This design comes from an exercise in tuning for small area and a short achievable clock period on the open sky130 flow, not from production work.
At most, simulation tests tie the RTL to the original design; equivalence was not proved.
Not every run is shown, and edits may drop behaviour that the tests do not exercise.
Only the layout flow was run in runs 2 to 4; the RTL was not checked for function there.

File: flow/run.sh
#!/bin/bash
# synth_recipe.tcl (not shown) runs the flow's synth.tcl, then flattens the netlist and writes it again
# the make line also repeats each setting of config.mk as NAME=value (left out here)
make -C /OpenROAD-flow-scripts/flow DESIGN_CONFIG=/design/flow/config.mk WORK_HOME=/design/flow/orfs CLKGATE_MAP_FILE= SYNTH_SCRIPT=/design/flow/synth_recipe.tcl finish
File: flow/config.mk
export PLATFORM = sky130hd
export DESIGN_NAME = circuit6
export DESIGN_NICKNAME = circuit6
export VERILOG_FILES = /design/flow/design.v
export SDC_FILE = /design/flow/constraint.sdc
export NUM_CORES = 8
export LEC_CHECK = 0
export ABC_AREA = 1
export CAP_MARGIN = 20
export CORE_MARGIN = 2
export CORE_UTILIZATION = 40
export SLEW_MARGIN = 20
File: flow/constraint.sdc
create_clock -name core_clock -period 240.0 [get_ports {Clk}]
set_input_delay 48.0000 -clock core_clock [delete_from_list [all_inputs] [get_ports {Clk}]]
set_output_delay 48.0000 -clock core_clock [all_outputs]
set_load 0.01 [all_outputs]
File: flow/design.v
`timescale 1ns / 1ns
module SDEC(a,d);
    parameter DATAWIDTH = 32;
    input signed [DATAWIDTH-1:0] a;
    output reg signed [DATAWIDTH-1:0] d;
    always @(a) begin
        d <= a-1;
    end
endmodule
`timescale 1ns / 1ns
module SINC(a,d);
    parameter DATAWIDTH = 32;
    input signed [DATAWIDTH-1:0] a;
    output reg signed [DATAWIDTH-1:0] d;
    always @(a) begin
        d <= a+1;
    end
endmodule
`timescale 1ns/1ns
module SMOD(a, b, rem);
    parameter DATAWIDTH = 32;
    input signed [DATAWIDTH-1:0] a;
    input signed [DATAWIDTH-1:0] b;
    output reg signed [DATAWIDTH-1:0] rem;
    always @(a, b) begin
        rem <= a % b;  
    end
endmodule
`timescale 1ns / 1ns
module SCOMP(a,b,gt,lt,eq);
    parameter DATAWIDTH = 32;
    input signed [DATAWIDTH-1:0] a;
    input signed [DATAWIDTH-1:0] b;
    output reg gt,lt,eq;
    always @(a,b) begin
        gt <= 0; lt <= 0; eq <= 0;
        if (a>b) begin
            gt <= 1;
        end
        else if (a<b) begin
            lt <= 1;
        end
        else begin
            eq <= 1;
        end
    end
endmodule
`timescale 1ns/1ns
module SMUX2x1(a, b, sel, d);
    parameter DATAWIDTH = 32;
    input signed [DATAWIDTH-1:0] a;
    input signed [DATAWIDTH-1:0] b;
    input sel;
    output reg signed [DATAWIDTH-1:0] d;
    always @(a, b, sel)
        d = sel ? b : a;
endmodule
`timescale 1ns/1ns
module SREG(q, d, Clk, Rst);
    parameter   DATAWIDTH = 32;
    input Clk;
    input Rst;
    input signed [DATAWIDTH-1:0] d;
    output reg signed [DATAWIDTH-1:0] q;
    always @(posedge Clk) begin
        if (Rst == 1'b1)
            q <= 0;
        else
            q <= d;
    end
endmodule
`timescale 1ns / 1ns
module circuit6(a, b, c, zero, z, Clk, Rst);
    input  Clk, Rst;
    input  signed [63:0] a, b, c, zero;
    output signed [63:0] z;
    wire   signed [63:0] e, f, g, zwire;
    wire   gEQz;
    SDEC   #(.DATAWIDTH(64)) DEC_1(a, e);                    
    SINC   #(.DATAWIDTH(64)) INC_1(c, f);                    
    SMOD   #(.DATAWIDTH(64)) MOD_1(a, c, g);                 
    SCOMP  #(.DATAWIDTH(64)) COMP_1(g, zero, , ,gEQz);       
    SMUX2x1#(.DATAWIDTH(64)) MUX2x1_1(f, e, gEQz, zwire);    
    SREG   #(.DATAWIDTH(64)) REG_1(z, zwire, Clk, Rst);      
endmodule
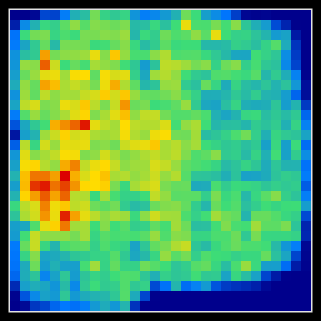
Figure 1: run 1, routed metal per tile.
Drawn at 0.5 px/um. The die is cut into 30 by 30 equal tiles; dark blue is low, red is high, scaled to the fullest tile. Values are wire area over tile area, all layers added.
mean over tiles: 0.35
fullest tile: 0.73
tiles over half the peak: 48%
densest ninth of the die: middle left

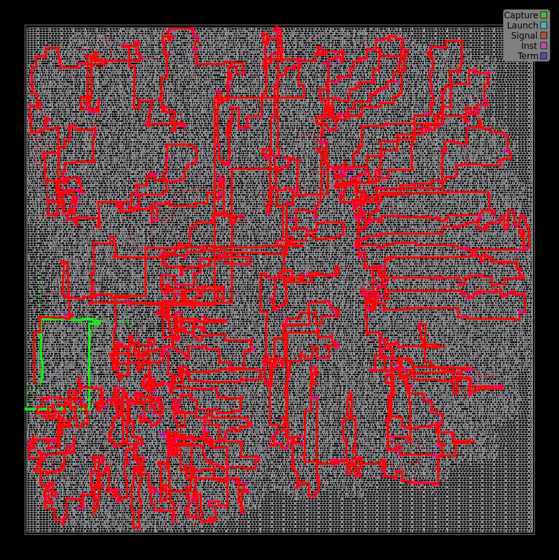
Figure 2: run 1, path with the least slack.
min Tclk post-route: 232.06 ns
post-layout util: 0.648
Non-Filler Instances: 40,000
setup slack after layout: 7.94 ns
setup TNS: 0 ns

==> flow_metrics.tcl, run 1 <==
set metrics [dict create \
    dp_cells 39600 \
    worstMarginPinSlew_ns 1.24 \
    final_area_um2 230000 \
    n_antenna_cell 54 \
    nonClkBufAreaFrac 0.334 \
    top_register "REG_1.q" \
    synth_commonest_cells "nand2_1 (7,813), inv_1 (3,885), a21oi_1 (2,400)" \
    met1_length_um 292000 \
    clock_area_frac 0.00126 \
    die_height_um 602 \
    worst-path-buf-inv 218 \
    largest_cell_class "multi-input combinational cells" \
    hpwl_um 593000 \
    worstSetupStartpoint "c[0]" \
    grt_pass1_vias 191000 \
    critPathKind "in -> reg" \
    synth_xor_area_frac 0.117 \
    timing.fmax_ghz 0.00431 \
    grt_pass1_wl_um 1070000 \
    fp.dieW_um 602 \
    yosysTopAreaCell "nand2_1" \
    gr-usage-met2 0.617 \
    grt.busiest_layer "met2" \
    dr_wl_met3_um 58300 \
    ys_top_cells_by_area "nand2_1 (21%), ha_1 (19%), inv_1 (10%), a21oi_1 (8.4%), xor2_1 (6.9%)" \
    seq_area_um2 1280 \
    clkbuf_count 11 \
    min_path_type "in -> reg" \
    multi_input_area_um2 131000 \
    finalWeightedCongestion 1.08 \
    async_flop_share 0 \
    setup.worst_path.end "REG_1.q[22]" \
    crit_path_start_kind "input port" \
    slew_headroom 0.174 \
    cts_buffers 9 \
    grt_use_total 0.375 \
    synth_edf_count 0 \
    synth_area_um2 143000 \
    period_share 0.967 \
    synth_compound_area_frac 0.201 \
    maxCapViolations 0 \
    final_cell_mix "buf_4 (9,595), nand2_1 (7,498), inv_1 (3,778)" \
    grt_util_met1 0.458 \
    core_um2 356000 \
    drt-initial-drc-count 17500 \
    top_layer "met5" \
    muxShareOfSynthArea 0.00154 \
    whs_endpoint "REG_1.q[9]" \
    clkTransAtPathRegs_ns 0.07 \
    biggestRegsByFlops "REG_1.q x64" \
    crit_family "simple AND/OR/NAND/NOR gates" \
    post_drt_wl_per_cell_um 18.2 \
    syn_to_final_growth_pct 61.2 \
    io_pins 322 \
    synth_simple_gate_area_frac 0.351 \
    synth_nets 28100 \
    cts_setup_buffers 17 \
    num_rows 219 \
    multi_input_area_share 0.567 \
    start_util 0.402 \
    fillCellCount 33500 \
    wl_met2_um 320000 \
    ant_nets 0 \
    buffers 9993 \
    seq_share 0.00556 \
    final_common_cell "buf_4" \
    synthFlopType "dfxtp_1" \
    min-delay-start "a[9]" \
    cts_tree "done" \
    grt-ovfl-total 0 \
    whs_ns 48.24 \
    syn_inst 25600 \
    postCtsResizedCells 239 \
    status "no timing/DRC/antenna violations" \
    crit_arrival_ns 232.36 \
    dp_slack_ns -8.31 \
    max_stage_delay_ns 0.46 \
    synth_cell_type_count 107 \
    grt_use_met3 0.0490 \
    antenna_found_initial 72 \
    nets 37600 \
    synth.most_common_cell "nand2_1" \
    worst_setup_path_end_kind "flip-flop" \
    hold_viol 0 \
    grt_max_degree 102 \
    num-nonclk-inverters 4035 \
    drv_slew 0 \
    place.port_buffers 257 \
    rsz0062_at_grt "yes" \
    synth_top_family_by_area "simple AND/OR/NAND/NOR gates" \
    cpMostUsedCell "nand2_1" \
    max-clock-path-buffers 2 \
    die_area_um2 362000 \
    ys_warn_count 6 \
    holdPathStages 3 \
    crit_cells 1159 \
    worstPathMaxFanout 12 \
    routed_wl_um 729000 \
    vias_per_cell 5.18 \
    setup_violations 0 \
    dr.pass1.iters 12 \
    cp_slowest_cell "or3b_4" \
    route.detailed.drc 0 \
    seq_area_frac_synth 0.00896 \
    crit_required_ns 240.30 \
    clock_sinks 64 \
    comb.multi_input.count 21100 \
    vias 208000 \
    synth-adder-area-share 0.188 \
    ys_seq_elements 64 \
    ctsHoldBuffers 0 \
    synth_top_area_frac 0.205 \
    syn_avg_cell_area_um2 5.57 \
]
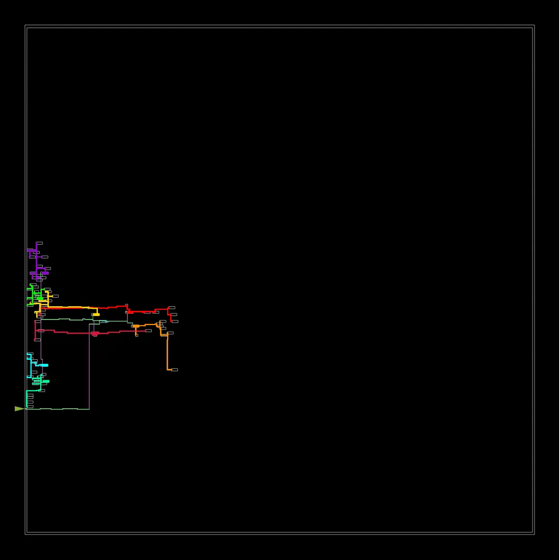
Figure 3: run 1, clock tree branches.
CTS root buf: clkbuf_16
Seq cells: 64
H-tree levels: 3

Figure 4. Placement density heat map (run 1).
Drawn at 0.5 px/um. The die is cut into 30 by 30 equal tiles; dark blue is low, red is high, 0 to 100% covered.
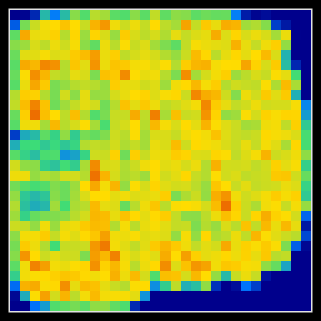

==> run 1 -> run 2 <==
==> flow/design.v (replaced) <==
`timescale 1ns / 1ns
`timescale 1ns / 1ns
`timescale 1ns / 1ns
`timescale 1ns / 1ns
`timescale 1ns / 1ns
`timescale 1ns / 1ns
`timescale 1ns / 1ns
module circuit6(a, b, c, zero, z, Clk, Rst);
    input  Clk, Rst;
    input  signed [63:0] a, b, c, zero;
    output signed [63:0] z;
    reg    signed [63:0] z;
    wire        sa = a[63];
    wire        sc = c[63];
    wire [63:0] N   = sa ? (~a + 64'd1) : a;
    wire [63:0] D   = sc ? (~c + 64'd1) : c;
    wire [63:0] tgt = sa ? (~zero + 64'd1) : zero;
    reg  [5:0]  L;
    integer     k;
    always @(*) begin
        L = 6'd0;
        for (k = 0; k < 64; k = k + 1)
            if (D[k]) L = 6'd63 - k[5:0];
    end
    wire [63:0]  Dn = D << L;                   
    wire [126:0] X  = {63'd0, N} << L;          
    wire [63:0]  T1 = tgt << L;                 
    wire [64:0]  T2 = {1'b0, T1} - {1'b0, Dn};  
    wire         valid = (tgt < D);             
    wire [64:0] S [0:32];
    wire [64:0] C [0:32];
    assign S[0] = {2'b00, X[126:64]};
    assign C[0] = 65'd0;
    wire [65:0] Dn1 = {2'b00, Dn};            
    wire [65:0] Dn2 = {1'b0, Dn, 1'b0};       
    genvar j, i;
    generate
        for (j = 1; j <= 32; j = j + 1) begin : row
            wire [64:0] si = {S[j-1][62:0], X[65-2*j], X[64-2*j]};
            wire [64:0] ci = {C[j-1][62:0], 2'b00};
            wire [6:0]  yh = S[j-1][64:58] + C[j-1][64:58];
            wire [2:0]  dh = Dn[62:60];
            wire        sub, one, two;
            qsel QS(.yh(yh), .dh(dh), .sub(sub), .one(one), .two(two));
            wire [64:0] m = {65{sub}} ^ (({65{one}} & Dn1[64:0]) | ({65{two}} & Dn2[64:0]));
            assign S[j] = si ^ ci ^ m;
            assign C[j] = {(si[63:0] & ci[63:0]) | (si[63:0] & m[63:0]) | (ci[63:0] & m[63:0]), sub};
        end
    endgenerate
    wire m1, m2;
    sumeq E1(.s(S[32]), .c(C[32]), .k({1'b0, T1}), .eq(m1));
    sumeq E2(.s(S[32]), .c(C[32]), .k(T2), .eq(m2));
    wire gEQz = valid & (m1 | m2);
    wire [63:0] e = a - 64'd1;
    wire [63:0] f = c + 64'd1;
    always @(posedge Clk) begin
        if (Rst == 1'b1)
            z <= 64'd0;
        else
            z <= gEQz ? e : f;
    end
endmodule
module qsel(yh, dh, sub, one, two);
    input  [6:0] yh;
    input  [2:0] dh;
    output       sub, one, two;
    reg signed [7:0] m2, m1, m0, mm1;
    always @(*) begin
        case (dh)
            3'd0: begin m2 = 12; m1 = 4; m0 = -4; mm1 = -13; end
            3'd1: begin m2 = 14; m1 = 4; m0 = -6; mm1 = -15; end
            3'd2: begin m2 = 15; m1 = 4; m0 = -6; mm1 = -16; end
            3'd3: begin m2 = 16; m1 = 4; m0 = -6; mm1 = -18; end
            3'd4: begin m2 = 18; m1 = 6; m0 = -8; mm1 = -20; end
            3'd5: begin m2 = 20; m1 = 6; m0 = -8; mm1 = -20; end
            3'd6: begin m2 = 20; m1 = 8; m0 = -8; mm1 = -22; end
            default: begin m2 = 24; m1 = 8; m0 = -8; mm1 = -24; end
        endcase
    end
    wire signed [7:0] y = {yh[6], yh};
    wire ge2  = (y >= m2);
    wire ge1  = (y >= m1);
    wire ge0  = (y >= m0);
    wire gem1 = (y >= mm1);
    assign sub = ge1;
    assign two = ge2 | ~gem1;
    assign one = (ge1 & ~ge2) | (gem1 & ~ge0);
endmodule
module sumeq(s, c, k, eq);
    input  [64:0] s, c, k;
    output        eq;
    wire [64:0] kn = ~k;
    wire [64:0] x  = s ^ c ^ kn;
    wire [64:0] y  = {(s[63:0] & c[63:0]) | (s[63:0] & kn[63:0]) | (c[63:0] & kn[63:0]), 1'b0};
    assign eq = &(x ^ y);
endmodule
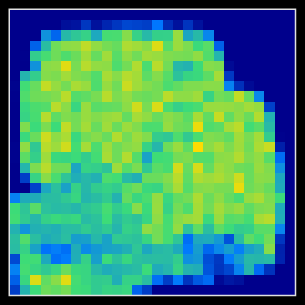
Figure 5: run 2, placement density heat map.
Drawn at 0.5 px/um. The die is cut into 28 by 28 equal tiles; dark blue is low, red is high, 0 to 100% covered.
fullest tile: 75%
mean over tiles: 40%
densest ninth of the die: center
emptiest ninth of the die: upper right
nearly empty tiles: 19%
Starting Density: 0.402
post-layout util: 0.420
core region area: 318,000 um^2

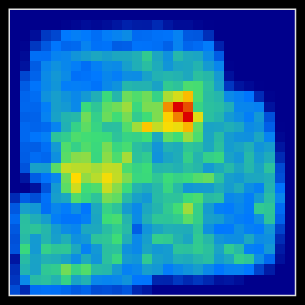
Figure 6: run 2, routed metal per tile.
Drawn at 0.5 px/um. The die is cut into 28 by 28 equal tiles; dark blue is low, red is high, scaled to the fullest tile. Values are wire area over tile area, all layers added.
emptiest ninth of the die: upper right
densest ninth of the die: center
fullest tile: 0.96
nearly empty tiles: 19%
tiles over half the peak: 11%
mean over tiles: 0.28

==> run 2 against run 1 <==
  * Utilization is 23 points lower
  * Cell count is 51% lower
  * Die area decreased by 10%
  * Global-route usage decreased by 5.7 points
  * Highest routed layer unchanged
==> flow_metrics.tcl, run 2 <==
set metrics [dict create \
    top_layer "met5" \
    maxCapViolations 0 \
    cpMostUsedCell "nand2_1" \
    top_register "z" \
    post_drt_wl_per_cell_um 26.5 \
    setup.worst_path.end "z[15]" \
    grt_use_met3 0.0695 \
    place_area_um2 133000 \
    met1_length_um 219000 \
    grt-ovfl-total 0 \
    cts_tree "done" \
    worst_setup_path_end_kind "flip-flop" \
    holdPathStages 4 \
    grt.busiest_layer "met2" \
    min-delay-start "c[15]" \
    fin_ws_ns 37.78 \
    num-nonclk-inverters 2008 \
    multi_input_area_um2 114000 \
    grt_max_degree 148 \
    die_height_um 570 \
    drv_slew 0 \
    seq_area_frac_synth 0.0100 \
    vias 119000 \
    crit_family "adder cells" \
    synth_cell_type_count 71 \
    hpwl_um 416000 \
    design.seq.count 64 \
    routed_wl_um 524000 \
    final_cell_count_no_fill 19800 \
    grt_pass1_wl_um 783000 \
    crit_path_start_kind "input port" \
    postCtsResizedCells 0 \
    fp.dieW_um 570 \
    grt_pass1_vias 117000 \
    worstPathMaxFanout 88 \
    ant_nets 0 \
    synth_simple_gate_area_frac 0.115 \
    largest_register_ff_count 64 \
    buffers 562 \
    final_cell_mix "xor2_1 (2,393), fa_1 (2,082), o22ai_1 (2,030)" \
    worst-path-buf-inv 143 \
    clkbuf_count 9 \
    synth_area_um2 128000 \
    status "no timing/DRC/antenna violations" \
    synth_top_family_by_area "adder cells" \
    place.port_buffers 257 \
    grt_util_met1 0.436 \
    multi_input_area_share 0.855 \
    cts_buffers 9 \
    synth.most_common_cell "xor2_1" \
    critPathKind "in -> reg" \
    antenna_found_initial 29 \
    slew_headroom 0.137 \
    timing.fmax_ghz 0.00495 \
    biggestRegsByFlops "z x64" \
    whs_endpoint "z[15]" \
    synth_nets 19600 \
    htree_levels 3 \
    ctsHoldBuffers 0 \
    final_common_cell "xor2_1" \
    comb.multi_input.count 12900 \
    io_pins 322 \
    seq_area_um2 1280 \
    ys_warn_count 2 \
    clock_area_frac 0.00245 \
    die_area_um2 324000 \
    crit_cells 635 \
    seq_share 0.00958 \
    nonClkBufAreaFrac 0.0366 \
    period_share 0.843 \
    cp_slowest_cell "o32ai_1" \
    synth-adder-area-share 0.415 \
    clockRootBuffer "clkbuf_16" \
    nets 18800 \
    synth_edf_count 0 \
    hold_viol 0 \
    max-clock-path-buffers 2 \
    syn_inst 16400 \
    gr-usage-met2 0.475 \
    taps 4180 \
    syn_to_final_growth_pct 4.46 \
    clock_sinks 64 \
    grt_use_total 0.318 \
    route.detailed.drc 0 \
    vias_per_cell 6.00 \
    synth_top_area_frac 0.326 \
    muxShareOfSynthArea 0.00540 \
    largest_cell_class "multi-input combinational cells" \
    period_minus_slack_ns 202.22 \
    synth_compound_area_frac 0.178 \
    syn_avg_cell_area_um2 7.82 \
    whs_ns 48.45 \
    min_path_type "in -> reg" \
    dr_wl_met3_um 53400 \
    setup_violations 0 \
    ys_top_cells_by_area "fa_1 (33%), xor2_1 (16%), o22ai_1 (9.9%), ha_1 (8.9%), nand2_1 (5.9%)" \
    cts_setup_buffers 0 \
    num_rows 207 \
    rsz0062_at_grt "no" \
    yosysTopAreaCell "fa_1" \
    finalWeightedCongestion 1.03 \
    setup_tns_ns 0 \
    dp_cells 19800 \
    fillCellCount 33000 \
    worstSetupStartpoint "c[0]" \
    wl_met2_um 222000 \
    async_flop_share 0 \
    synthFlopType "dfxtp_1" \
    final_area_um2 134000 \
    dp_slack_ns 39.72 \
    synth_xor_area_frac 0.174 \
    crit_required_ns 240.26 \
    dr.pass1.iters 9 \
    max_stage_delay_ns 0.88 \
    ys_seq_elements 64 \
    drive_gt1_frac 0.0426 \
    synth_commonest_cells "xor2_1 (2,393), fa_1 (2,082), o22ai_1 (2,031)" \
    n_antenna_cell 14 \
    worstMarginPinSlew_ns 1.28 \
    drt-initial-drc-count 13300 \
    crit_arrival_ns 202.48 \
    clkTransAtPathRegs_ns 0.06 \
]
==> run 3: a larger rewrite; changed files in full <==
removed: flow/run.sh
==> flow/design.v <==
`timescale 1ns / 1ns
`timescale 1ns / 1ns
`timescale 1ns / 1ns
`timescale 1ns / 1ns
`timescale 1ns / 1ns
`timescale 1ns / 1ns
`timescale 1ns / 1ns
module circuit6(a, b, c, zero, z, Clk, Rst);
    input  Clk, Rst;
    input  signed [63:0] a, b, c, zero;
    output signed [63:0] z;
    reg    signed [63:0] z;
    wire        sa = a[63];
    wire        sc = c[63];
    wire [63:0] N, D, tgt;
    cneg NA(.x(a),    .s(sa), .y(N));
    cneg NC(.x(c),    .s(sc), .y(D));
    cneg NZ(.x(zero), .s(sa), .y(tgt));
    wire [5:0]   L;
    lzc64 LZ(.x(D), .n(L));
    wire [63:0]  Dn = D << L;                   
    wire [126:0] X  = {63'd0, N} << L;          
    wire [63:0]  T1 = tgt << L;                 
    wire [64:0]  T2 = {1'b0, T1} - {1'b0, Dn};  
    wire         valid = (tgt < D);             
    reg  [6:0] m2, m1, m0, mm1;
    always @(*) begin
        case (Dn[62:60])
            3'd0: begin m2 = 12; m1 = 4; m0 = -4; mm1 = -13; end
            3'd1: begin m2 = 14; m1 = 4; m0 = -6; mm1 = -15; end
            3'd2: begin m2 = 15; m1 = 4; m0 = -6; mm1 = -16; end
            3'd3: begin m2 = 16; m1 = 4; m0 = -6; mm1 = -18; end
            3'd4: begin m2 = 18; m1 = 6; m0 = -8; mm1 = -20; end
            3'd5: begin m2 = 20; m1 = 6; m0 = -8; mm1 = -20; end
            3'd6: begin m2 = 20; m1 = 8; m0 = -8; mm1 = -22; end
            default: begin m2 = 24; m1 = 8; m0 = -8; mm1 = -24; end
        endcase
    end
    wire [6:0] o2 = m2 ^ 7'h40, o1 = m1 ^ 7'h40, o0 = m0 ^ 7'h40, om1 = mm1 ^ 7'h40;
    wire [64:0] S [0:32];
    wire [64:0] C [0:32];
    wire [7:0]  W [0:32];    
    wire [7:0]  M [0:32];    
    assign S[0] = {2'b00, X[126:64]};
    assign C[0] = 65'd0;
    assign W[0] = {S[0][64:58], 1'b0};
    assign M[0] = 8'd0;
    wire [65:0] Dn1 = {2'b00, Dn};            
    wire [65:0] Dn2 = {1'b0, Dn, 1'b0};       
    genvar j;
    generate
        for (j = 1; j <= 32; j = j + 1) begin : row
            wire [7:0] v;
            add8 AV(.a(W[j-1]), .b(M[j-1]), .y(v));
            wire [6:0] yo = v[7:1] ^ 7'h40;
            wire ge2, ge1, ge0, gem1;
            uge7 C2(.a(yo), .b(o2),  .ge(ge2));
            uge7 C1(.a(yo), .b(o1),  .ge(ge1));
            uge7 C0(.a(yo), .b(o0),  .ge(ge0));
            uge7 CM(.a(yo), .b(om1), .ge(gem1));
            wire sub = ge1;
            wire two = ge2 | ~gem1;
            wire one = (ge1 & ~ge2) | (gem1 & ~ge0);
            wire [64:0] si = {S[j-1][62:0], X[65-2*j], X[64-2*j]};
            wire [64:0] ci = {C[j-1][62:0], 2'b00};
            wire [64:0] m;
            assign m[56:0] = {57{sub}} ^ (({57{one}} & Dn1[56:0]) | ({57{two}} & Dn2[56:0]));
            genvar i;
            for (i = 57; i <= 64; i = i + 1) begin : top
                assign m[i] = ge1 ? (ge2 ? ~Dn2[i] : ~Dn1[i]) : (ge0 ? 1'b0 : (gem1 ? Dn1[i] : Dn2[i]));
            end
            assign S[j] = si ^ ci ^ m;
            assign C[j] = {(si[63:0] & ci[63:0]) | (si[63:0] & m[63:0]) | (ci[63:0] & m[63:0]), sub};
            add8 AW(.a(si[64:57]), .b(ci[64:57]), .y(W[j]));
            assign M[j] = m[64:57];
        end
    endgenerate
    wire mt1, mt2;
    sumeq E1(.s(S[32]), .c(C[32]), .k({1'b0, T1}), .eq(mt1));
    sumeq E2(.s(S[32]), .c(C[32]), .k(T2), .eq(mt2));
    wire gEQz = valid & (mt1 | mt2);
    wire [63:0] e = (a - 64'd1) & {64{~Rst}};
    wire [63:0] f = (c + 64'd1) & {64{~Rst}};
    always @(posedge Clk)
        z <= gEQz ? e : f;
endmodule
module cneg(x, s, y);
    input  [63:0] x;
    input         s;
    output [63:0] y;
    wire [63:0] p [0:6];
    assign p[0] = x;
    genvar l, i;
    generate
        for (l = 0; l < 6; l = l + 1) begin : lv
            for (i = 0; i < 64; i = i + 1) begin : b
                if (i & (1 << l))
                    assign p[l+1][i] = p[l][i] | p[l][((i >> l) << l) - 1];
                else
                    assign p[l+1][i] = p[l][i];
            end
        end
    endgenerate
    assign y = x ^ ({64{s}} & {p[6][62:0], 1'b0});
endmodule
module lzc64(x, n);
    input  [63:0] x;
    output [5:0]  n;
    wire [63:0] z [0:6];
    wire [5:0]  cnt [0:6][0:63];
    genvar l, g;
    generate
        for (g = 0; g < 64; g = g + 1) begin : g0
            assign z[0][g] = ~x[g];
            assign cnt[0][g] = 6'd0;
        end
        for (l = 1; l <= 6; l = l + 1) begin : lv
            for (g = 0; g < (64 >> l); g = g + 1) begin : gr
                wire zh = z[l-1][2*g+1];
                wire zl = z[l-1][2*g];
                assign z[l][g] = zh & zl;
                assign cnt[l][g] = zh ? (cnt[l-1][2*g] | (6'd1 << (l-1))) : cnt[l-1][2*g+1];
            end
            for (g = (64 >> l); g < 64; g = g + 1) begin : pad
                assign z[l][g] = 1'b0;
                assign cnt[l][g] = 6'd0;
            end
        end
    endgenerate
    assign n = z[6][0] ? 6'd63 : cnt[6][0];
endmodule
module sumeq(s, c, k, eq);
    input  [64:0] s, c, k;
    output        eq;
    wire [64:0] kn = ~k;
    wire [64:0] x  = s ^ c ^ kn;
    wire [64:0] y  = {(s[63:0] & c[63:0]) | (s[63:0] & kn[63:0]) | (c[63:0] & kn[63:0]), 1'b0};
    assign eq = &(x ^ y);
endmodule
module add8(a, b, y);
    input  [7:0] a, b;
    output [7:0] y;
    wire [7:0] g0 = a & b, p0 = a ^ b;
    wire [7:0] g1, p1, g2, p2, g3;
    genvar i;
    generate
        for (i = 0; i < 8; i = i + 1) begin : l1
            if (i % 2 == 1) begin
                assign g1[i] = g0[i] | (p0[i] & g0[i-1]);
                assign p1[i] = p0[i] & p0[i-1];
            end else begin
                assign g1[i] = g0[i];
                assign p1[i] = p0[i];
            end
        end
        for (i = 0; i < 8; i = i + 1) begin : l2
            if (i % 4 >= 2) begin
                assign g2[i] = g1[i] | (p1[i] & g1[(i/4)*4+1]);
                assign p2[i] = p1[i] & p1[(i/4)*4+1];
            end else begin
                assign g2[i] = g1[i];
                assign p2[i] = p1[i];
            end
        end
        for (i = 0; i < 8; i = i + 1) begin : l3
            if (i >= 4)
                assign g3[i] = g2[i] | (p2[i] & g2[3]);
            else
                assign g3[i] = g2[i];
        end
    endgenerate
    assign y = p0 ^ {g3[6:0], 1'b0};
endmodule
module uge7(a, b, ge);
    input  [6:0] a, b;
    output       ge;
    wire [6:0] g = a & ~b;
    wire [6:0] p = a | ~b;
    wire [7:0] c;
    assign c[0] = 1'b1;
    wire [6:0] G1, P1, G2, P2, G3;
    genvar i;
    generate
        for (i = 0; i < 7; i = i + 1) begin : l1
            if (i % 2 == 1) begin
                assign G1[i] = g[i] | (p[i] & g[i-1]);
                assign P1[i] = p[i] & p[i-1];
            end else begin
                assign G1[i] = g[i];
                assign P1[i] = p[i];
            end
        end
        for (i = 0; i < 7; i = i + 1) begin : l2
            if (i % 4 >= 2) begin
                assign G2[i] = G1[i] | (P1[i] & G1[(i/4)*4+1]);
                assign P2[i] = P1[i] & P1[(i/4)*4+1];
            end else begin
                assign G2[i] = G1[i];
                assign P2[i] = P1[i];
            end
        end
    endgenerate
    wire Gt = G2[6] | (P2[6] & G2[3]);
    wire Pt = P2[6] & P2[3];
    assign ge = Gt | Pt;
endmodule
==> flow/flow/run.sh <==
#!/bin/bash
# Standard ORFS layout, with the resizer asked to keep the critical paths well
# inside the clock period (a setup margin for its timing repair) so that the
# achieved period shrinks.  Same clock, constraints, synthesis, floorplan,
# power grid, CTS and routing as the standard flow.
set -euo pipefail
MARGIN=110
here=$(pwd)
bash standard.sh SETUP_SLACK_MARGIN=$MARGIN POST_RESIZE_TCL=$here/flow/post_resize.tcl finish \
  > $here/standard_flow.log 2>&1
==> flow/flow/post_resize.tcl <==
# after the placement-stage repair_design: repair setup with a margin, so
# that global placement's result is already timing-optimised before CTS
puts "extra repair_timing with setup margin $::env(SETUP_SLACK_MARGIN)"
repair_timing -setup -setup_margin $::env(SETUP_SLACK_MARGIN) -verbose
report_worst_slack
==> flow/standard.sh <==
#!/bin/bash
# synth_recipe.tcl (not shown) runs the flow's synth.tcl, then flattens the netlist and writes it again
# the make line also repeats each setting of config.mk as NAME=value (left out here)
make -C /OpenROAD-flow-scripts/flow DESIGN_CONFIG=/design/flow/config.mk WORK_HOME=/design/flow/orfs CLKGATE_MAP_FILE= SYNTH_SCRIPT=/design/flow/synth_recipe.tcl "${@:-finish}"
==> run 3 against run 2 <==
  * The flow now stops in placement repair
  * Area after synthesis up 4.2%
  * Synthesized cell count up 5.2%
==> flow_metrics.tcl, run 3 <==
set metrics [dict create \
    status "stopped before the end" \
    outcome.stop_stage "placement repair" \
    run.stop_error "Error: resize.tcl, 39 can't read \"::env(SETUP_SLACK_MARGIN)\": no such variable" \
    syn_avg_cell_area_um2 7.75 \
    async_flop_share 0 \
    synth_nets 20300 \
    ys_warn_count 3 \
    num_rows 212 \
    ys_top_cells_by_area "fa_1 (33%), xor2_1 (14%), o22ai_1 (8.6%), nand2_1 (6.4%), inv_1 (5.8%)" \
    place.port_buffers 257 \
    seq_area_frac_synth 0.00961 \
    synth_area_um2 133000 \
    synth_top_family_by_area "adder cells" \
    synth_compound_area_frac 0.190 \
    muxShareOfSynthArea 0.00278 \
    synth_top_area_frac 0.327 \
    synth.most_common_cell "nand2_1" \
    finalWeightedCongestion 1.03 \
    synth_simple_gate_area_frac 0.147 \
    die_height_um 581 \
    synthFlopType "dfxtp_1" \
    ys_seq_elements 64 \
    fp.dieW_um 581 \
    start_util 0.401 \
    synth-adder-area-share 0.384 \
    synth_xor_area_frac 0.155 \
    synth_edf_count 0 \
    synth_commonest_cells "nand2_1 (2,258), fa_1 (2,176), xor2_1 (2,110)" \
    synth_cell_type_count 92 \
    io_pins 322 \
    yosysTopAreaCell "fa_1" \
    syn_inst 17200 \
]
==> run 3 -> run 4 <==
--- a/flow/flow/run.sh
+++ b/flow/flow/run.sh
@@ -4,7 +4,7 @@
 # achieved period shrinks.  Same clock, constraints, synthesis, floorplan,
 # power grid, CTS and routing as the standard flow.
 set -euo pipefail
-MARGIN=110
+MARGIN=100
 here=$(pwd)
 bash standard.sh SETUP_SLACK_MARGIN=$MARGIN POST_RESIZE_TCL=$here/flow/post_resize.tcl finish \
   > $here/standard_flow.log 2>&1
==> flow/flow/post_resize.tcl (replaced) <==
# after the placement-stage repair_design: repair setup with a margin, so
# that the placed design is already timing-optimised before CTS
set margin 100
puts "extra repair_timing with setup margin $margin"
repair_timing -setup -setup_margin $margin -verbose
report_worst_slack
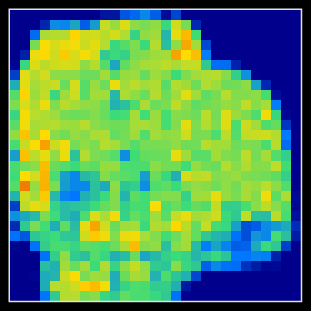
Figure 7: run 4, placement density heat map.
Drawn at 0.5 px/um. The die is cut into 29 by 29 equal tiles; dark blue is low, red is high, 0 to 100% covered.
fullest tile: 86%
mean over tiles: 44%
nearly empty tiles: 18%
post-layout util: 0.465
core region area: 333,000 um^2
Starting Density: 0.401

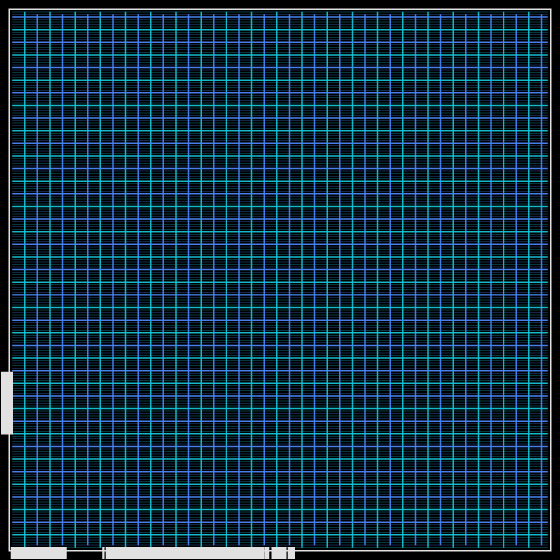
Figure 8: run 4, PDN straps and rails.
Pins as bars on the die edge.
[VSS] cyan
[VDD] blue
signal pins: 322
met5 straps: 42
met4 straps: 42
met1 rails: 213
rows: 212

==> run 4 against run 3 <==
  * Now clean on timing, DRC and antenna
  * Synthesized cell count unchanged
  * Area after synthesis unchanged
==> flow_metrics.tcl, run 4 <==
set metrics [dict create \
    min-delay-start "c[6]" \
    critPathKind "in -> reg" \
    synth_xor_area_frac 0.155 \
    muxShareOfSynthArea 0.00278 \
    grt_use_met3 0.0807 \
    synth_compound_area_frac 0.190 \
    fp.dieW_um 581 \
    rsz0062_at_grt "yes" \
    design.seq.count 64 \
    grt_use_total 0.343 \
    maxCapViolations 0 \
    routed_wl_um 606000 \
    setup.worst_path.end "z[50]" \
    clock_area_frac 0.00171 \
    final_common_cell "fa_1" \
    drive_gt1_frac 0.175 \
    taps 4387 \
    dr_wl_met3_um 67900 \
    syn_avg_cell_area_um2 7.75 \
    synth_top_area_frac 0.327 \
    whs_endpoint "z[6]" \
    period_share 0.576 \
    final_area_um2 155000 \
    status "no timing/DRC/antenna violations" \
    worst-path-buf-inv 109 \
    worst_setup_path_end_kind "flip-flop" \
    cp_slowest_cell "fa_1" \
    grt.busiest_layer "met2" \
    grt_pass1_wl_um 873000 \
    post_drt_wl_per_cell_um 27.9 \
    drv_slew 0 \
    synth_simple_gate_area_frac 0.147 \
    dp_cells 21200 \
    synthFlopType "dfxtp_1" \
    synth_edf_count 0 \
    num-nonclk-inverters 2151 \
    worstSetupStartpoint "c[0]" \
    n_antenna_cell 22 \
    period_minus_slack_ns 138.23 \
    syn_inst 17200 \
    cts_setup_buffers 26 \
    seq_area_frac_synth 0.00961 \
    timing.fmax_ghz 0.00723 \
    synth_top_family_by_area "adder cells" \
    largest_register_ff_count 64 \
    antenna_found_initial 45 \
    wl_met2_um 257000 \
    place.port_buffers 257 \
    seq_share 0.00829 \
    grt_max_degree 145 \
    seq_area_um2 1280 \
    max_stage_delay_ns 0.69 \
    ant_nets 0 \
    postCtsResizedCells 56 \
    route.detailed.drc 0 \
    ctsHoldBuffers 0 \
    syn_to_final_growth_pct 15.9 \
    synth-adder-area-share 0.384 \
    top_register "z" \
    fillCellCount 32900 \
    synth_area_um2 133000 \
    setup_violations 0 \
    nets 20300 \
    place_area_um2 146000 \
    crit_cells 510 \
    final_cell_mix "fa_1 (2,090), xor2_1 (2,080), nand2_1 (2,047)" \
    finalWeightedCongestion 1.03 \
    clkTransAtPathRegs_ns 0.05 \
    hold_viol 0 \
    die_area_um2 338000 \
    final_cell_count_no_fill 21700 \
    cts_buffers 9 \
    synth_nets 20300 \
    ys_seq_elements 64 \
    grt_util_met1 0.458 \
    whs_ns 48.19 \
    synth.most_common_cell "nand2_1" \
]
Figure 9. Routed metal per tile (run 4).
Drawn at 0.5 px/um. The die is cut into 29 by 29 equal tiles; dark blue is low, red is high, scaled to the fullest tile. Values are wire area over tile area, all layers added.
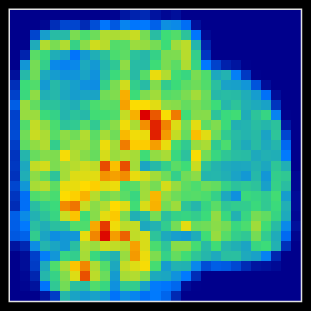

## Run 5: files that changed since run 4, shown whole
removed: flow/flow/run.sh
removed: flow/flow/post_resize.tcl
removed: flow/standard.sh
==> flow/design.v <==
`timescale 1ns / 1ns
`timescale 1ns / 1ns
`timescale 1ns / 1ns
`timescale 1ns / 1ns
`timescale 1ns / 1ns
`timescale 1ns / 1ns
`timescale 1ns / 1ns
module circuit6(a, b, c, zero, z, Clk, Rst);
    input  Clk, Rst;
    input  signed [63:0] a, b, c, zero;
    output signed [63:0] z;
    reg    signed [63:0] z;
    wire        sa = a[63];
    wire        sc = c[63];
    wire [64:0] U;                    
    wire [63:0] D, tgt;
    uabs UA(.a(a), .b(zero), .s(sa), .y(U));
    cneg NC(.x(c), .s(sc), .y(D));
    cneg_slow NZ(.x(zero), .s(sa), .y(tgt));    
    wire        valid;                          
    lt_rc  LT(.a(tgt), .b(D), .lt(valid));
    wire        upos = ~U[64];                  
    wire [5:0]   L;
    lzc64 LZ(.x(D), .n(L));
    wire [63:0]  Dn = D << L;                   
    wire [126:0] X  = {63'd0, U[63:0]} << L;    
    reg  [7:0] t2, tm1;
    always @(*) begin
        case (Dn[62:60])
            3'd0: begin t2 = 24; tm1 = -26; end
            3'd1: begin t2 = 28; tm1 = -30; end
            3'd2: begin t2 = 30; tm1 = -32; end
            3'd3: begin t2 = 32; tm1 = -36; end
            3'd4: begin t2 = 36; tm1 = -40; end
            3'd5: begin t2 = 40; tm1 = -40; end
            3'd6: begin t2 = 40; tm1 = -44; end
            default: begin t2 = 48; tm1 = -48; end
        endcase
    end
    wire [7:0] t1 = Dn[62] ? 8'd12 : 8'd8;
    wire [7:0] t0 = Dn[62] ? -8'd14 : -8'd10;
    wire [7:0]  H  [0:32];
    wire [56:0] SL [0:32];
    wire [57:0] CL [0:32];
    assign H[0]  = {2'd0, X[126:121]};
    assign SL[0] = X[120:64];
    assign CL[0] = 58'd0;
    wire [65:0] Dn1 = {2'b00, Dn};            
    wire [65:0] Dn2 = {1'b0, Dn, 1'b0};       
    genvar j;
    generate
        for (j = 1; j <= 32; j = j + 1) begin : row
            wire ge2, ge1, ge0, gem1;
            sge8 C2(.a(H[j-1]), .b(t2),  .ge(ge2));
            sge8 C1(.a(H[j-1]), .b(t1),  .ge(ge1));
            sge8 C0(.a(H[j-1]), .b(t0),  .ge(ge0));
            sge8 CM(.a(H[j-1]), .b(tm1), .ge(gem1));
            wire sub = ge1;
            wire two = ge2 | ~gem1;
            wire one = (ge1 & ~ge2) | (gem1 & ~ge0);
            wire [56:0] mL;
            wire [7:0]  mH;
            assign mL[53:0] = {54{sub}} ^ (({54{one}} & Dn1[53:0]) | ({54{two}} & Dn2[53:0]));
            genvar i;
            for (i = 54; i <= 64; i = i + 1) begin : top
                wire mi = ge1 ? (ge2 ? ~Dn2[i] : ~Dn1[i]) : (ge0 ? 1'b0 : (gem1 ? Dn1[i] : Dn2[i]));
                if (i < 57) assign mL[i] = mi;
                else        assign mH[i-57] = mi;
            end
            wire [56:0] a_ = {SL[j-1][54:0], X[65-2*j], X[64-2*j]};
            wire [56:0] b_ = {CL[j-1][54:0], 2'b00};
            wire [56:0] cy;
            csa57 CS(.a(a_), .b(b_), .c(mL), .s(SL[j]), .co(cy));
            assign CL[j] = {cy, sub};
            wire [7:0] xh;
            xadd8 XA(.h(H[j-1][5:0]), .s(SL[j-1][56:55]), .c(CL[j-1][57:55]), .y(xh));
            hadd8 HA(.a(xh), .b(mH), .y(H[j]));
        end
    endgenerate
    wire lz;
    sumzero57 EZ(.s(SL[32]), .c(CL[32][56:0]), .z(lz));
    wire nz  = |(SL[32] | CL[32][56:0]);
    wire [1:0] th = {1'b0, CL[32][57]} + {1'b0, nz};
    wire [7:0] hn = -H[32];
    wire rz = lz & (hn == {6'd0, th});
    wire gEQz = valid & upos & rz;
    wire [63:0] am1, cp1;
    dec_rc DE(.a(a), .y(am1));
    inc_rc IN(.a(c), .y(cp1));
    wire [63:0] e = am1 & {64{~Rst}};
    wire [63:0] f = cp1 & {64{~Rst}};
    always @(posedge Clk)
        z <= gEQz ? e : f;
endmodule
module cneg(x, s, y);
    input  [63:0] x;
    input         s;
    output [63:0] y;
    wire [63:0] p [0:6];
    assign p[0] = x;
    genvar l, i;
    generate
        for (l = 0; l < 6; l = l + 1) begin : lv
            for (i = 0; i < 64; i = i + 1) begin : b
                if (i & (1 << l))
                    assign p[l+1][i] = p[l][i] | p[l][((i >> l) << l) - 1];
                else
                    assign p[l+1][i] = p[l][i];
            end
        end
    endgenerate
    assign y = x ^ ({64{s}} & {p[6][62:0], 1'b0});
endmodule
module csa57(a, b, c, s, co);
    input  [56:0] a, b, c;
    output [56:0] s;
    output [56:0] co;
    assign s  = a ^ b ^ c;
    assign co = (a & b) | (a & c) | (b & c);
endmodule
module hadd8(a, b, y);
    input  [7:0] a, b;
    output [7:0] y;
    wire [7:0] g0 = a & b, p0 = a ^ b;
    wire [7:0] G [0:3];
    wire [7:0] P [0:3];
    assign G[0] = g0;
    assign P[0] = p0;
    genvar l, i;
    generate
        for (l = 0; l < 3; l = l + 1) begin : lv
            for (i = 0; i < 8; i = i + 1) begin : b_
                if (i >= (1 << l)) begin
                    assign G[l+1][i] = G[l][i] | (P[l][i] & G[l][i - (1 << l)]);
                    assign P[l+1][i] = P[l][i] & P[l][i - (1 << l)];
                end else begin
                    assign G[l+1][i] = G[l][i];
                    assign P[l+1][i] = P[l][i];
                end
            end
        end
    endgenerate
    assign y = p0 ^ {G[3][6:0], 1'b0};
endmodule
module xadd8(h, s, c, y);
    input  [5:0] h;
    input  [1:0] s;
    input  [2:0] c;
    output [7:0] y;
    assign y = {h, 2'b00} + {6'd0, s} + {5'd0, c};
endmodule
module sge8(a, b, ge);
    input  [7:0] a, b;
    output       ge;
    wire [7:0] x = a ^ 8'h80;
    wire [7:0] y = b ^ 8'h80;
    wire [7:0] g = x & ~y;
    wire [7:0] p = x | ~y;
    wire [7:0] G [0:3];
    wire [7:0] P [0:3];
    assign G[0] = g;
    assign P[0] = p;
    genvar l, i;
    generate
        for (l = 0; l < 3; l = l + 1) begin : lv
            for (i = 0; i < 8; i = i + 1) begin : b_
                if (i >= (1 << l)) begin
                    assign G[l+1][i] = G[l][i] | (P[l][i] & G[l][i - (1 << l)]);
                    assign P[l+1][i] = P[l][i] & P[l][i - (1 << l)];
                end else begin
                    assign G[l+1][i] = G[l][i];
                    assign P[l+1][i] = P[l][i];
                end
            end
        end
    endgenerate
    assign ge = G[3][7] | P[3][7];    
endmodule
module lzc64(x, n);
    input  [63:0] x;
    output [5:0]  n;
    wire [63:0] z [0:6];
    wire [5:0]  cnt [0:6][0:63];
    genvar l, g;
    generate
        for (g = 0; g < 64; g = g + 1) begin : g0
            assign z[0][g] = ~x[g];
            assign cnt[0][g] = 6'd0;
        end
        for (l = 1; l <= 6; l = l + 1) begin : lv
            for (g = 0; g < (64 >> l); g = g + 1) begin : gr
                wire zh = z[l-1][2*g+1];
                wire zl = z[l-1][2*g];
                assign z[l][g] = zh & zl;
                assign cnt[l][g] = zh ? (cnt[l-1][2*g] | (6'd1 << (l-1))) : cnt[l-1][2*g+1];
            end
            for (g = (64 >> l); g < 64; g = g + 1) begin : pad
                assign z[l][g] = 1'b0;
                assign cnt[l][g] = 6'd0;
            end
        end
    endgenerate
    assign n = z[6][0] ? 6'd63 : cnt[6][0];
endmodule
module sumzero57(s, c, z);
    input  [56:0] s, c;
    output        z;
    wire [56:0] x = ~(s ^ c);
    wire [56:0] y = {s[55:0] | c[55:0], 1'b0};
    assign z = &(x ^ y);
endmodule
module uabs(a, b, s, y);
    input  [63:0] a, b;
    input         s;
    output [64:0] y;
    wire [64:0] x1 = {a[63], a} ^ {65{s}};
    wire [64:0] x2 = ~({b[63], b} ^ {65{s}});
    assign y = x1 + x2 + 65'd1;
endmodule
module cneg_slow(x, s, y);
    input  [63:0] x;
    input         s;
    output [63:0] y;
    wire [63:0] lo;    
    assign lo[0] = 1'b0;
    genvar i;
    generate
        for (i = 1; i < 64; i = i + 1) begin : b
            assign lo[i] = lo[i-1] | x[i-1];
        end
    endgenerate
    assign y = x ^ ({64{s}} & lo);
endmodule
module lt_rc(a, b, lt);
    input  [63:0] a, b;
    output        lt;
    wire [64:0] cy;     
    assign cy[0] = 1'b1;
    genvar i;
    generate
        for (i = 0; i < 64; i = i + 1) begin : b_
            assign cy[i+1] = (a[i] & ~b[i]) | (a[i] & cy[i]) | (~b[i] & cy[i]);
        end
    endgenerate
    assign lt = ~cy[64];
endmodule
module dec_rc(a, y);
    input  [63:0] a;
    output [63:0] y;
    wire [64:0] bw;     
    assign bw[0] = 1'b1;
    genvar i;
    generate
        for (i = 0; i < 64; i = i + 1) begin : b_
            assign y[i]    = a[i] ^ bw[i];
            assign bw[i+1] = bw[i] & ~a[i];
        end
    endgenerate
endmodule
module inc_rc(a, y);
    input  [63:0] a;
    output [63:0] y;
    wire [64:0] cy;     
    assign cy[0] = 1'b1;
    genvar i;
    generate
        for (i = 0; i < 64; i = i + 1) begin : b_
            assign y[i]    = a[i] ^ cy[i];
            assign cy[i+1] = cy[i] & a[i];
        end
    endgenerate
endmodule
==> flow/run.sh <==
#!/bin/bash
# synth_recipe.tcl (not shown) runs the flow's synth.tcl, then flattens the netlist and writes it again
# the make line also repeats each setting of config.mk as NAME=value (left out here)
make -C /OpenROAD-flow-scripts/flow DESIGN_CONFIG=/design/flow/config.mk WORK_HOME=/design/flow/orfs CLKGATE_MAP_FILE= SYNTH_SCRIPT=/design/flow/synth_recipe.tcl finish
==> flow/config.mk <==
export PLATFORM = sky130hd
export DESIGN_NAME = circuit6
export DESIGN_NICKNAME = circuit6
export VERILOG_FILES = /design/flow/design.v
export SDC_FILE = /design/flow/constraint.sdc
export NUM_CORES = 8
export LEC_CHECK = 0
export ABC_AREA = 1
export CAP_MARGIN = 20
export CORE_MARGIN = 2
export CORE_UTILIZATION = 60
export SLEW_MARGIN = 20
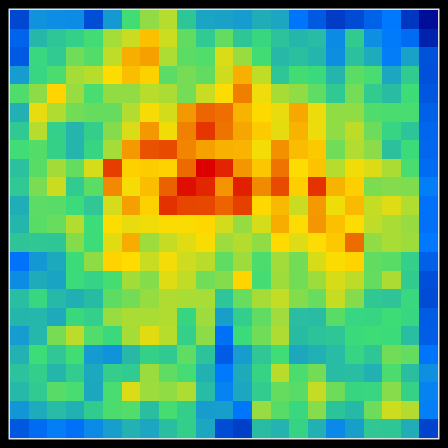
Figure 10: run 5, routed metal per tile.
The die is cut into 23 by 23 equal tiles; dark blue is low, red is high, scaled to the fullest tile. Values are wire area over tile area, all layers added.
fullest tile: 0.90
densest ninth of the die: center
mean over tiles: 0.49
tiles over half the peak: 58%
GRT Util Overall: 0.513
DR vias: 130,000

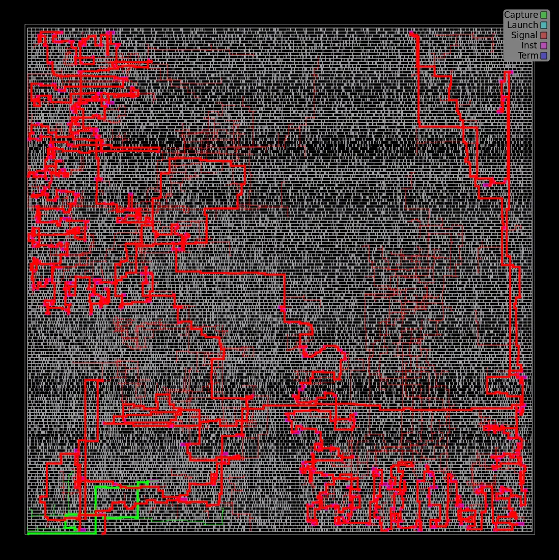
Figure 11: run 5, path with the least slack.
post-layout util: 0.620
Non-Filler Instances: 18,600

==> run 5 against run 4 <==
  * Still clean on timing, DRC and antenna
  * Cell count shrank 14%
  * Hold slack gained 0.24 ns
==> flow_metrics.tcl, run 5 <==
set metrics [dict create \
    synth_top_area_frac 0.290 \
    synthFlopType "dfxtp_1" \
    vias_per_cell 6.98 \
    final_area_um2 125000 \
    seq_area_um2 1280 \
    timing.fmax_ghz 0.00599 \
    worstPathMaxFanout 74 \
    critPathKind "in -> reg" \
    finalWeightedCongestion 1.13 \
    syn_inst 16700 \
    holdPathStages 4 \
    ctsHoldBuffers 0 \
    grt_use_met3 0.196 \
    clkTransAtPathRegs_ns 0.07 \
    num-nonclk-inverters 2169 \
    top_layer "met5" \
    yosysTopAreaCell "fa_1" \
    nonClkBufAreaFrac 0.0390 \
    ys_warn_count 5 \
    post_drt_wl_per_cell_um 29.2 \
    grt_pass1_wl_um 802000 \
    n_antenna_cell 45 \
    ant_nets 0 \
    synth_xor_area_frac 0.154 \
    final_cell_mix "nand2_1 (2,139), xor2_1 (2,042), inv_1 (2,032)" \
    worstSetupStartpoint "c[0]" \
    dp_cells 18500 \
    hold_viol 0 \
    synth_edf_count 0 \
    die_height_um 455 \
    muxShareOfSynthArea 0.00197 \
    cts_tree "done" \
    maxCapViolations 0 \
    final_common_cell "nand2_1" \
    synth_area_um2 122000 \
    min-delay-start "Rst" \
    status "no timing/DRC/antenna violations" \
    grt.busiest_layer "met2" \
    rsz0062_at_grt "no" \
    multi_input_area_um2 107000 \
    max_stage_delay_ns 1.08 \
    grt_util_met1 0.582 \
    nets 18500 \
    ys_seq_elements 64 \
    core_um2 202000 \
    buffers 549 \
    met1_length_um 178000 \
    crit_family "simple AND/OR/NAND/NOR gates" \
    grt-ovfl-total 0 \
    cts_buffers 9 \
    htree_levels 3 \
    routed_wl_um 541000 \
    crit_path_start_kind "input port" \
    place_area_um2 125000 \
    syn_avg_cell_area_um2 7.33 \
    gr-usage-met2 0.755 \
    whs_ns 48.44 \
    taps 2672 \
    dr.pass1.iters 15 \
    fin_ws_ns 73.19 \
    slew_headroom 0.0960 \
    synth_cell_type_count 70 \
    cts_setup_buffers 0 \
    worst_setup_path_end_kind "flip-flop" \
    synth_compound_area_frac 0.203 \
    crit_cells 529 \
    postCtsResizedCells 0 \
    setup_tns_ns 0 \
    clockRootBuffer "clkbuf_16" \
    synth.most_common_cell "nand2_1" \
    min_path_type "in -> reg" \
    ys_top_cells_by_area "fa_1 (29%), xor2_1 (15%), o22ai_1 (9.5%), ha_1 (7.0%), nand2_1 (6.7%)" \
    syn_to_final_growth_pct 2.65 \
    drv_slew 0 \
    crit_arrival_ns 167.07 \
    grt_max_degree 117 \
]

-- static timing again, ports no longer ideal --
The flow's constraints put no driver on any port. The routed layouts listed below were extracted and timed again, unchanged, in two steps. Step 1: set_driving_cell puts a clkbuf_16 on Clk and a buf_2 on each other input, an assumption about the parent block. Step 2 times the ports against the registers' clock, not the clock port: input delays grow and output delays shrink by t, the midpoint of the rising clock arrivals with the driver on. Three values: ideal ports, drivers, drivers and shift; two values: the first two.
run	t (ns)	slack for setup (ns)	clock arrival spread, ns
run 1	0.427	7.942 / 7.931 / 7.504	0.026 / 0.026
run 2	0.381	37.779 / 37.797 / 37.416	0.011 / 0.010
run 4	0.348	101.772 / 101.743 / 101.394	0.007 / 0.007
run 5	0.401	73.192 / 73.206 / 72.805	0.020 / 0.020
After both steps setup and hold are still met in every run listed. For run 1, which loses most, drivers alone change the setup slack by -0.011 ns; drivers and shift together by -0.438 ns.
